Source: an optimization exercise on an open RTL-to-GDS flow (aim: small area and a short achievable clock period). Production flows keep margins and buffers that such runs may drop.
Only simulation tests tie the RTL to the original design; equivalence was not proved.
Power is estimated from default activity; no workload was simulated.

**design.v**
```verilog
`timescale 1ns/10ps
module CannyEdge(dAddrRegRow, dAddrRegCol, bWE, bCE, InData, OutData,
	OPMode, bOPEnable, dReadReg, dWriteReg,	tclk, rst_b);
	input 	[2:0]				dAddrRegRow, dAddrRegCol;
	input						bWE, bCE;
	input 	[8-1:0] 	InData;
	output	[8-1:0] 	OutData;
	reg		[8-1:0] 	OutData;
	input 	[2:0]				OPMode;
	input 						bOPEnable;
	input 	[3:0]				dReadReg, dWriteReg;
	input						tclk, rst_b;
	reg 	[8-1:0]	regX[0:24];	 
	reg 	[8-1:0]	regY6;		 
	reg 	[8-1:0]	regZ[0:12];	 
	wire	[5:0]			wIdx = dAddrRegRow*3'd5 + dAddrRegCol;	 
	wire	[8-1:0]	gf[0:24];	 
	reg 	[8-1:0]	Out_gf, Out_gradient, Out_direction, Out_bThres;
	parameter		dThresHigh = 15;
	parameter		dThresLow = 10;
	parameter		dWidth = 200;
	parameter		dHeight = 200;
	reg			[14:0]	tpSum;
	reg			[1:0]	IntSignal;
	reg signed [31:0]	Gx, Gy, fGx, fGy;
	reg signed	[1:0]	dx, dy;
	integer	k;
	assign gf[0] =1;  assign gf[1] =3;  assign gf[2] =4;  assign gf[3] =3;  assign gf[4] =1;
	assign gf[5] =3;  assign gf[6] =7;  assign gf[7] =10; assign gf[8] =7;  assign gf[9] =3;
	assign gf[10]=4;  assign gf[11]=10; assign gf[12]=16; assign gf[13]=10; assign gf[14]=4;
	assign gf[15]=3;  assign gf[16]=7;  assign gf[17]=10; assign gf[18]=7;  assign gf[19]=3;
	assign gf[20]=1;  assign gf[21]=3;  assign gf[22]=4;  assign gf[23]=3;  assign gf[24]=1;
	always @(posedge tclk or negedge rst_b)
	begin
		if(!rst_b) begin
			IntSignal <= 2'b00;
		end
		else if(bCE==1'b0 && bWE==1'b0) 
		begin
			if(dWriteReg == 0)
				regX[wIdx] <= InData;
			else if(dWriteReg == 1) begin
				if(wIdx == 6)
					regY6 <= InData;
			end
			else if(dWriteReg == 2) begin
				if(wIdx <= 12)
					regZ[wIdx] <= InData;
			end
		end
		else if(bCE==1'b0 && bWE==1'b1)
		begin
			if(dReadReg == 0)
				OutData <= Out_gf;
			else if(dReadReg == 1)
				OutData <= Out_gradient;
			else if(dReadReg == 2)
				OutData <= Out_direction;
			else if(dReadReg == 3)
				OutData <= Out_gradient;
			else if(dReadReg == 4)
				OutData <= Out_bThres;
			else
				OutData <= OutData;
		end
		else
		begin
			if(bOPEnable==1'b0)
			begin
				if(OPMode == 0)
				begin
					if(IntSignal == 2'b00)	begin
						tpSum <= (gf[0]*regX[0]+gf[1]*regX[1]+gf[2]*regX[2]+gf[3]*regX[3]+gf[4]*regX[4]+gf[5]*regX[5]+gf[6]*regX[6]+gf[7]*regX[7]+gf[8]*regX[8]+gf[9]*regX[9]+gf[10]*regX[10]+gf[11]*regX[11]+gf[12]*regX[12]+gf[13]*regX[13]+gf[14]*regX[14]+gf[15]*regX[15]+gf[16]*regX[16]+gf[17]*regX[17]+gf[18]*regX[18]+gf[19]*regX[19]+gf[20]*regX[20]+gf[21]*regX[21]+gf[22]*regX[22]+gf[23]*regX[23]+gf[24]*regX[24]);
						IntSignal <= 2'b01;
					end
					else if(IntSignal == 2'b01) begin
						Out_gf <= tpSum >> 7;				 
					end
					else begin
						Out_gf <= Out_gf;
						IntSignal <= IntSignal;
					end
				end
				else if(OPMode == 1)
				begin
					if(IntSignal == 2'b00)	begin
						Gx <= -regX[0]-2*regX[5]-regX[10]+regX[2]+2*regX[7]+regX[12];
						Gy <= +regX[0]+2*regX[1]+regX[2]-regX[10]-2*regX[11]-regX[12];
						IntSignal <= 2'b01;
					end
					else if(IntSignal == 2'b01) begin
						if(Gx >= 0 && Gy >= 0)
							Out_gradient <= (Gx+Gy)/8;
						else if(Gx < 0 && Gy >=0)
							Out_gradient <= (-Gx+Gy)/8;
						else if(Gx >= 0 && Gy < 0)
							Out_gradient <= (Gx-Gy)/8;
						else if(Gx < 0 && Gy < 0)
							Out_gradient <= (-Gx-Gy)/8;
						else
							Out_gradient <= Out_gradient;
						IntSignal <= 2'b10;
					end	
					else if(IntSignal == 2'b10) begin
						if(Gy < 0)
						begin
							fGx <= -Gx;
							fGy <= -Gy;
						end
						else
						begin
							fGx <= Gx;
							fGy <= Gy;
						end
						IntSignal <= 2'b11;
					end
					else if(IntSignal == 2'b11) begin
						if(fGx >=0)
						begin
							if(fGy <= fGx>>1)  
								Out_direction <= 0;
							else if(fGy > fGx>>1 && fGy <= fGx*25/10)  
								Out_direction <= 45;
							else if(fGy > fGx*25/10)
								Out_direction <= 90;
							else
								Out_direction <= Out_direction;
						end
						else  
						begin
							if(fGy <= -fGx>>1)
								Out_direction <= 0;
							else if(fGy > -fGx>>1 && fGy <= -fGx*25/10)
								Out_direction <= 135;
							else if(fGy > -fGx*25/10)
								Out_direction <= 90;
							else
								Out_direction <= Out_direction;
						end
						IntSignal <= IntSignal;
					end
				end
				else if(OPMode == 2)
				begin
					if(IntSignal == 2'b00) begin
						if(regY6 == 0) begin
							dx <= 1;
							dy <= 0;
						end
						else if(regY6 == 45) begin
							dx <= -1;
							dy <= 1;
						end
						else if(regY6 == 90) begin
							dx <= 0;
							dy <= 1;
						end
						else if(regY6 == 135) begin
							dx <= 1;
							dy <= 1;
						end
						else begin
							dx <= 0; 
							dy <= 0; 
						end
						IntSignal <= 2'b01;
					end
					else if(IntSignal == 2'b01) begin
						if(regX[6] < regX[6-5*dy-dx] | regX[6] < regX[6+5*dy+dx])
							regX[6] <= 0;
						IntSignal <= IntSignal;
						Out_gradient <= regX[6];
					end
				end
				else if(OPMode == 3)
				begin
					if(IntSignal == 2'b00) begin
						if(regY6 == 0) begin
							dx <= 1;
							dy <= 0;
						end
						else if(regY6 == 45) begin
							dx <= -1;
							dy <= 1;
						end
						else if(regY6 == 90) begin
							dx <= 0;
							dy <= 1;
						end
						else if(regY6 == 135) begin
							dx <= 1;
							dy <= 1;
						end
						else begin
							dx <= 0; 
							dy <= 0; 
						end
						IntSignal <= 2'b01;
					end	
					else if(IntSignal == 2'b01) begin
						if(regX[6] >= dThresHigh)		 
							Out_bThres <= 1;
						else if(regX[6] <= dThresLow)	 
							Out_bThres <= 0;
						else							 
						begin
							if(regX[6-5*dy-dx] >= dThresHigh || regX[6+5*dy+dx] >= dThresHigh)
								Out_bThres <= 1;
							else if(regZ[6-5*dy-dx] == 1 || regZ[6+5*dy+dx] == 1)
								Out_bThres <= 1;
							else
								Out_bThres <= 0;
						end
						IntSignal <= IntSignal;
					end
				end
			end	
			else  
				IntSignal <= 2'b00;
		end  
	end
endmodule
```
**run.sh**
```bash
#!/bin/bash
# synth_recipe.tcl (not shown) runs the flow's synth.tcl, then flattens the netlist and writes it again
# the make line also repeats each setting of config.mk as NAME=value (left out here)
make -C /OpenROAD-flow-scripts/flow DESIGN_CONFIG=/design/flow/config.mk WORK_HOME=/design/flow/orfs CLKGATE_MAP_FILE= SYNTH_SCRIPT=/design/flow/synth_recipe.tcl finish
```
**config.mk**
```make
export PLATFORM = sky130hd
export DESIGN_NAME = CannyEdge
export DESIGN_NICKNAME = CannyEdge
export VERILOG_FILES = /design/flow/design.v
export SDC_FILE = /design/flow/constraint.sdc
export NUM_CORES = 4
export LEC_CHECK = 0
export CAP_MARGIN = 20
export CORE_MARGIN = 2
export CORE_UTILIZATION = 40
export SLEW_MARGIN = 20
```
**constraint.sdc**
```tcl
create_clock -name core_clock -period 30.0 [get_ports {tclk}]
set_input_delay 6.0000 -clock core_clock [delete_from_list [all_inputs] [get_ports {tclk}]]
set_output_delay 6.0000 -clock core_clock [all_outputs]
set_load 0.01 [all_outputs]
```
==> metrics.md <==
| Metric | Value |
|---|---|
| Power, Total | 0.001877 W |
| CP Launch Type | flip-flop |
| Number of flops mapped to enable cells by yosys | 468 |
| Vias per inst | 6.064 |
| Slew HR | 0.1719 |
| Final-report max-slew violation count | 0 |
| Via count | 51803 |
| Run status | timing/DRC/antenna clean |
| Largest family of logic cells by synthesized area | adder cells |
| Number of setup violations in the final report | 0 |
| Crit path max-delay cell type | sky130_fd_sc_hd__o31ai_2 |
| Setup fix buffers added after clock tree synthesis | 0 |
| Min Tclk post-route | 23.97 ns |
| Synth-to-Final Area Change | 7.487% |
| Count of buffers inserted at the top-level ports | 37 |
| Worst-skew pair later-pin latency | 0.66 ns |
| Largest net degree at the start of global routing | 75 |
| Synthesized-area fraction occupied by ao, oa, aoi and oai cells | 0.1936 |
| Largest incremental delay on the critical path | 0.91 ns |
| Pleak | 26.83 nW |
| Net count of the finished layout | 7585 |
| Power density over the cells | 28.74 mW/mm^2 |
| Cells after DPL | 8445 |
| Kind of capture point of the worst setup path | flip-flop |
| F_max | 41.71 MHz |
| Post-detailed-placement half-perimeter wirelength | 166.4 mm |
| Die outline width | 393.8 microns |
| Most prevalent standard cell on the critical path | sky130_fd_sc_hd__ha_1 |
| Async set-or-reset flop fraction in the synthesized netlist | 0.004255 |
| Share of final-layout standard cells stronger than drive strength 1 | 0.06112 |
| Resized Gates After CTS | 0 |
| XOR/XNOR Fraction of Synth Area | 0.06758 |
| Class of the most critical hold timing path | reg2reg |
| Most used flip-flop cell after synthesis | sky130_fd_sc_hd__edfxtp_1 |
| Syn avg cell area | 9.328 sq um |
| Post-detailed-route count of antenna-violating nets | 0 |
| Post-route clock period utilization | 0.7991 |
| Unique masters post-synth | 140 |
| YS warnings | 3 |
| Synthesized Nets | 7630 |
| Hold-fix buffers at CTS | 0 |
| TritonCTS clock tree | yes |
| Chip height | 393.8 microns |
| Die Footprint | 0.1550 sq mm |
| Most frequent cells in the layout | 748 x sky130_fd_sc_hd__inv_1, 668 x sky130_fd_sc_hd__ha_1, 474 x sky130_fd_sc_hd__nor2_1 |
| Total clock buffers created by CTS | 52 |
| Sink count of the clock tree | 470 |
| Aggregate negative setup slack | 0 ns |
| Number of detailed-routing iterations run before antenna repair | 11 |
| Setup repair after global routing missed its margin | no |
| Worst Path Max Fanout | 15 |
| Vias in the first global route | 50205 |
-- cell usage after synthesis (all sizes together) (68+ instances only) --
cell	instances	area share
inv	750	0.046
ha	668	0.14
nor2	489	0.030
edfxtp	468	0.23
fa	418	0.14
nand2	362	0.023
a21oi	335	0.028
o21ai	331	0.027
xnor2	317	0.046
clkbuf	159	0.0098
xor2	145	0.021
nor3	144	0.013
nand3	132	0.011
nand4	111	0.011
a21o	107	0.013
a22oi	87	0.011
a211oi	72	0.011
nand2b	72	0.0075
buf	69	0.0066
nor4	68	0.0072
-- layout make-up --
class,instances,area (sq um),area share
Clock inverter,36,475.5,0.007279
Tap cell,2030,2540,0.03889
Inverter,752,2823,0.04322
Clock buffer,61,1335,0.02044
Multi-Input combinational cell,5064,43000,0.6583
Timing Repair Buffer,129,1041,0.01594
Sequential cell,470,14100,0.2159
Antenna cell,1,2.502,0.00003831
-- sequential cells by signal, indices dropped and copies added, names as in the netlist, 2 cells and up --
| register | count |
|---|---|
| OutData | 8 |
| Out_direction | 6 |
| tpSum | 8 |
| Gy | 32 |
| regZ | 104 |
| Gx | 18 |
| fGx | 32 |
| Out_gradient | 8 |
| regX | 200 |
| dx | 2 |
| fGy | 32 |
| IntSignal | 2 |
| regY6 | 8 |
| Out_gf | 8 |
-- per-layer routing --
metal | share of wire | GRT usage
met2 | 0.44 | 0.4053
met3 | 0.080 | 0.03518
met4 | 0.039 | 0.08922
met5 | 0 | 0
met1 | 0.44 | 0.3794
-- report_power, final --
part / internal [W] / switching (W)
Sequential: 0.000725 / 0.00000255
Combinational: 0.000170 / 0.000280
Clock: 0.000400 / 0.000300
-- worst max-delay path: cells and delay by family (launching register included) --
kind	cells	cell delay, ns
DFF	1	0.46
muxes	3	1.05
buffers and inverters	6	1.02
xor gates and xnor gates	6	2.44
adders and majority gates	8	2.35
AOI/OAI and AO/OA	34	10.55
and+or+nand+nor	24	5.80
-- per-stage QoR --
| stage | hold slack (ns) | setup slack [ns] | util | cell area [sq um] |
|---|---|---|---|---|
| 2_1_floorplan | 0.4003 | 11.09 | - | 60770 |
| 3_3_place_gp | 0.4055 | 6.652 | 0.4190 | 63420 |
| 3_5_place_dp | 0.4072 | 6.167 | 0.4192 | 63450 |
| 4_1_cts | 0.4070 | 6.075 | 0.4312 | 65260 |
| 5_1_grt | 0.4184 | 3.877 | 0.4315 | 65310 |
| 6_report | 0.4070 | 6.026 | 0.4315 | 65320 |
-- worst paths after layout --
path	startpoint	endpoint	slack, ns	depth (start not counted)
setup reg to reg	fGx[2]	Out_direction[2]	6.03	81
min in group asynchronous	rst_b	IntSignal[1]	5.78	1
hold / removal	tpSum[10]	Out_gf[3]	0.41	0
setup / recovery	fGx[2]	Out_direction[2]	6.03	81
max in group asynchronous	rst_b	IntSignal[0]	23.78	1
hold reg to reg	tpSum[10]	Out_gf[3]	0.41	0
-- cells by family after synthesis --
group	after synthesis
simple gates	1761
compound gates	1647
fa+ha+maj	1097
buf+inv	980
flops	470
xor+xnor	463
mux	96
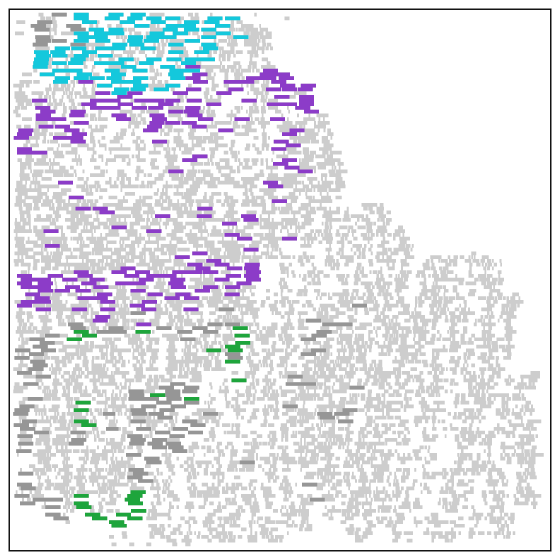
ff_map.png
Other sequential cells in the stronger grey, the rest of the logic in the fainter grey.
legend:
  green:
    signal: fGy
    placed_flops: 32
  purple:
    signal: regX
    placed_flops: 200
  cyan:
    signal: regZ
    placed_flops: 104
    where: upper left
not coloured: 134
Sequential Power: 0.000728 W
Seq/total area: 0.2159
Core Util, Final: 0.4315

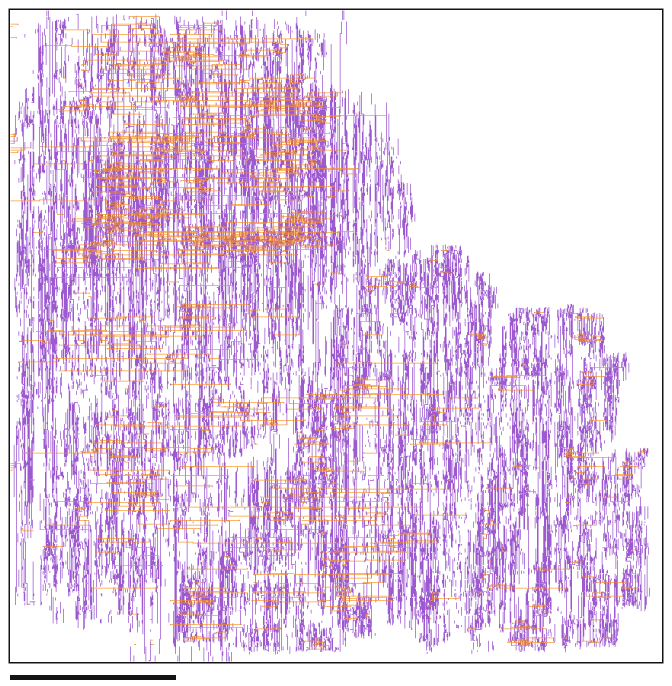
layers.png
The bar under the picture is 100 microns long. Two of the layers only.
legend:
  purple:
    layer: M2
    wire_length: 91.8 mm
  orange:
    layer: M3
    wire_length: 16700 microns

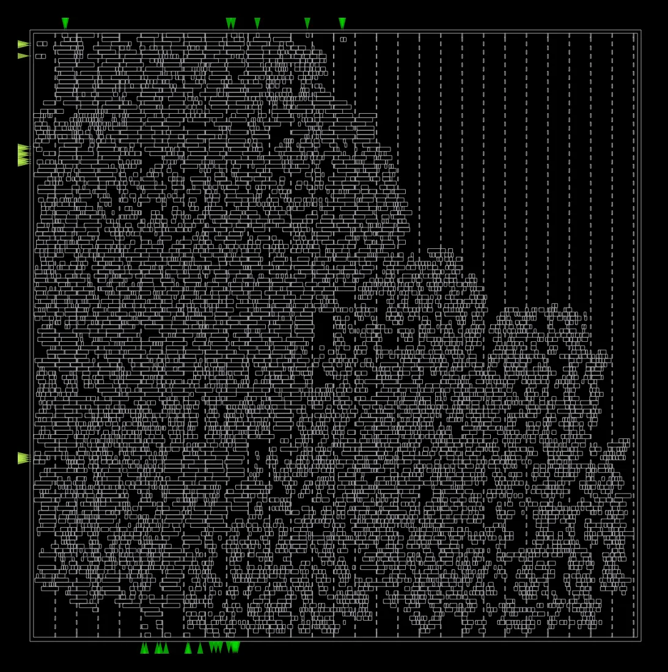
placed.png
area of the core region: 0.1514 sq mm
final instance count without filler cells: 8543
row count: 143
fill cell count: 14800
final sequential cell count: 470

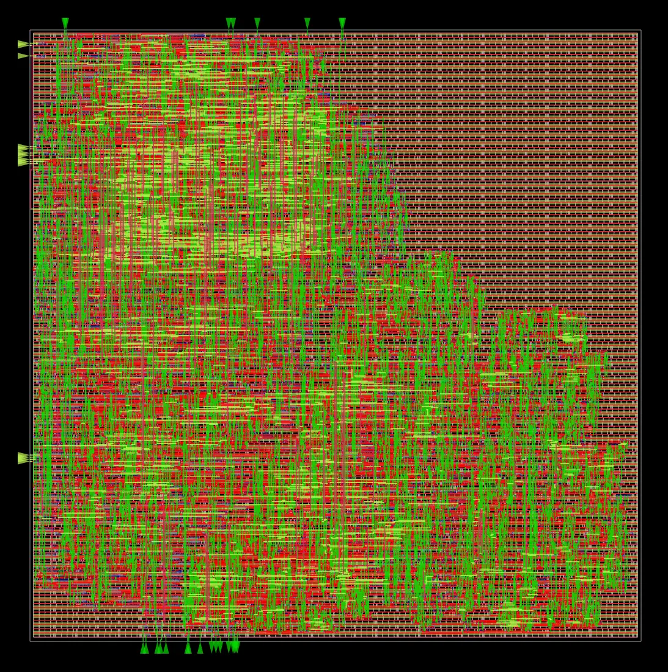
routed.png
detail-routed net length per standard cell: 24.55 microns
sum of met3 wire segment lengths after detailed routing: 16.71 mm
overall fraction of global-route tracks in use: 0.2633

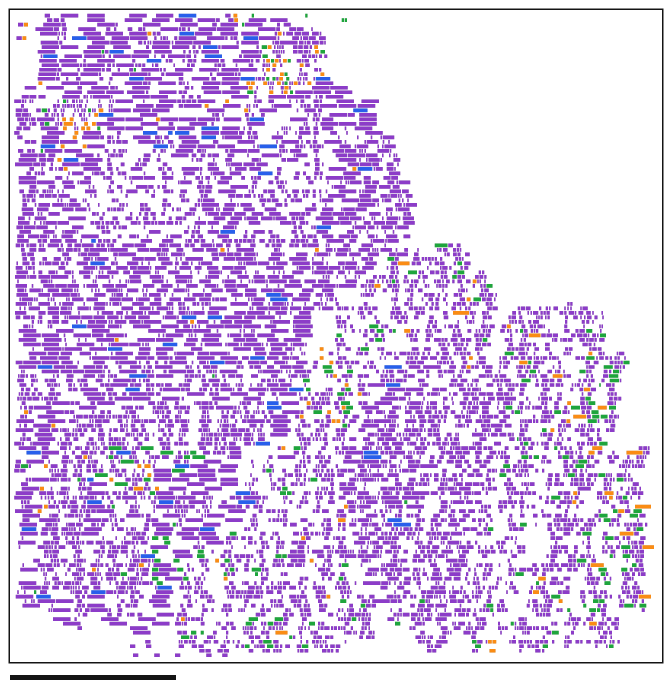
sizing.png
The bar under the picture is 100 microns long.
legend:
  blue:
    size: x6 and larger
    cells: 66
    most_used: clkbuf_16
  green:
    size: x2
    cells: 202
    most_used: mux2_2
  purple:
    size: x1 and smaller
    cells: 6114
    most_used: inv_1
  orange:
    size: x3 and x4
    cells: 130
    most_used: buf_4

-- what the ideal ports hide --
The flow's constraints put no driver on any port. The routed layout listed below was extracted and timed again, unchanged, in two steps.
Step 1: set_driving_cell puts a clkbuf_16 on tclk and a buf_2 on each other input, an assumption about the parent block.
Step 2 adds t to the input delays and takes it off the output delays; t is the mean of the earliest and latest rising clock arrival at the registers after step 1. Input paths then give back, and output paths get back, about the clock's delay inside the block.
Slacks: ideal / step 1 / step 2; pairs: ideal / step 1.
t (ns): 0.712
setup slack, ns: 6.026 / 6.026 / 6.026
hold WS [ns]: 0.407 / 0.407 / 0.407
worst setup path at the end: register to register
worst slew at a driven data input, ns: 0.03
After both steps this run still meets setup and hold. The setup slack of this run moves by 0.000 ns with the drivers and by 0.000 ns with both steps.
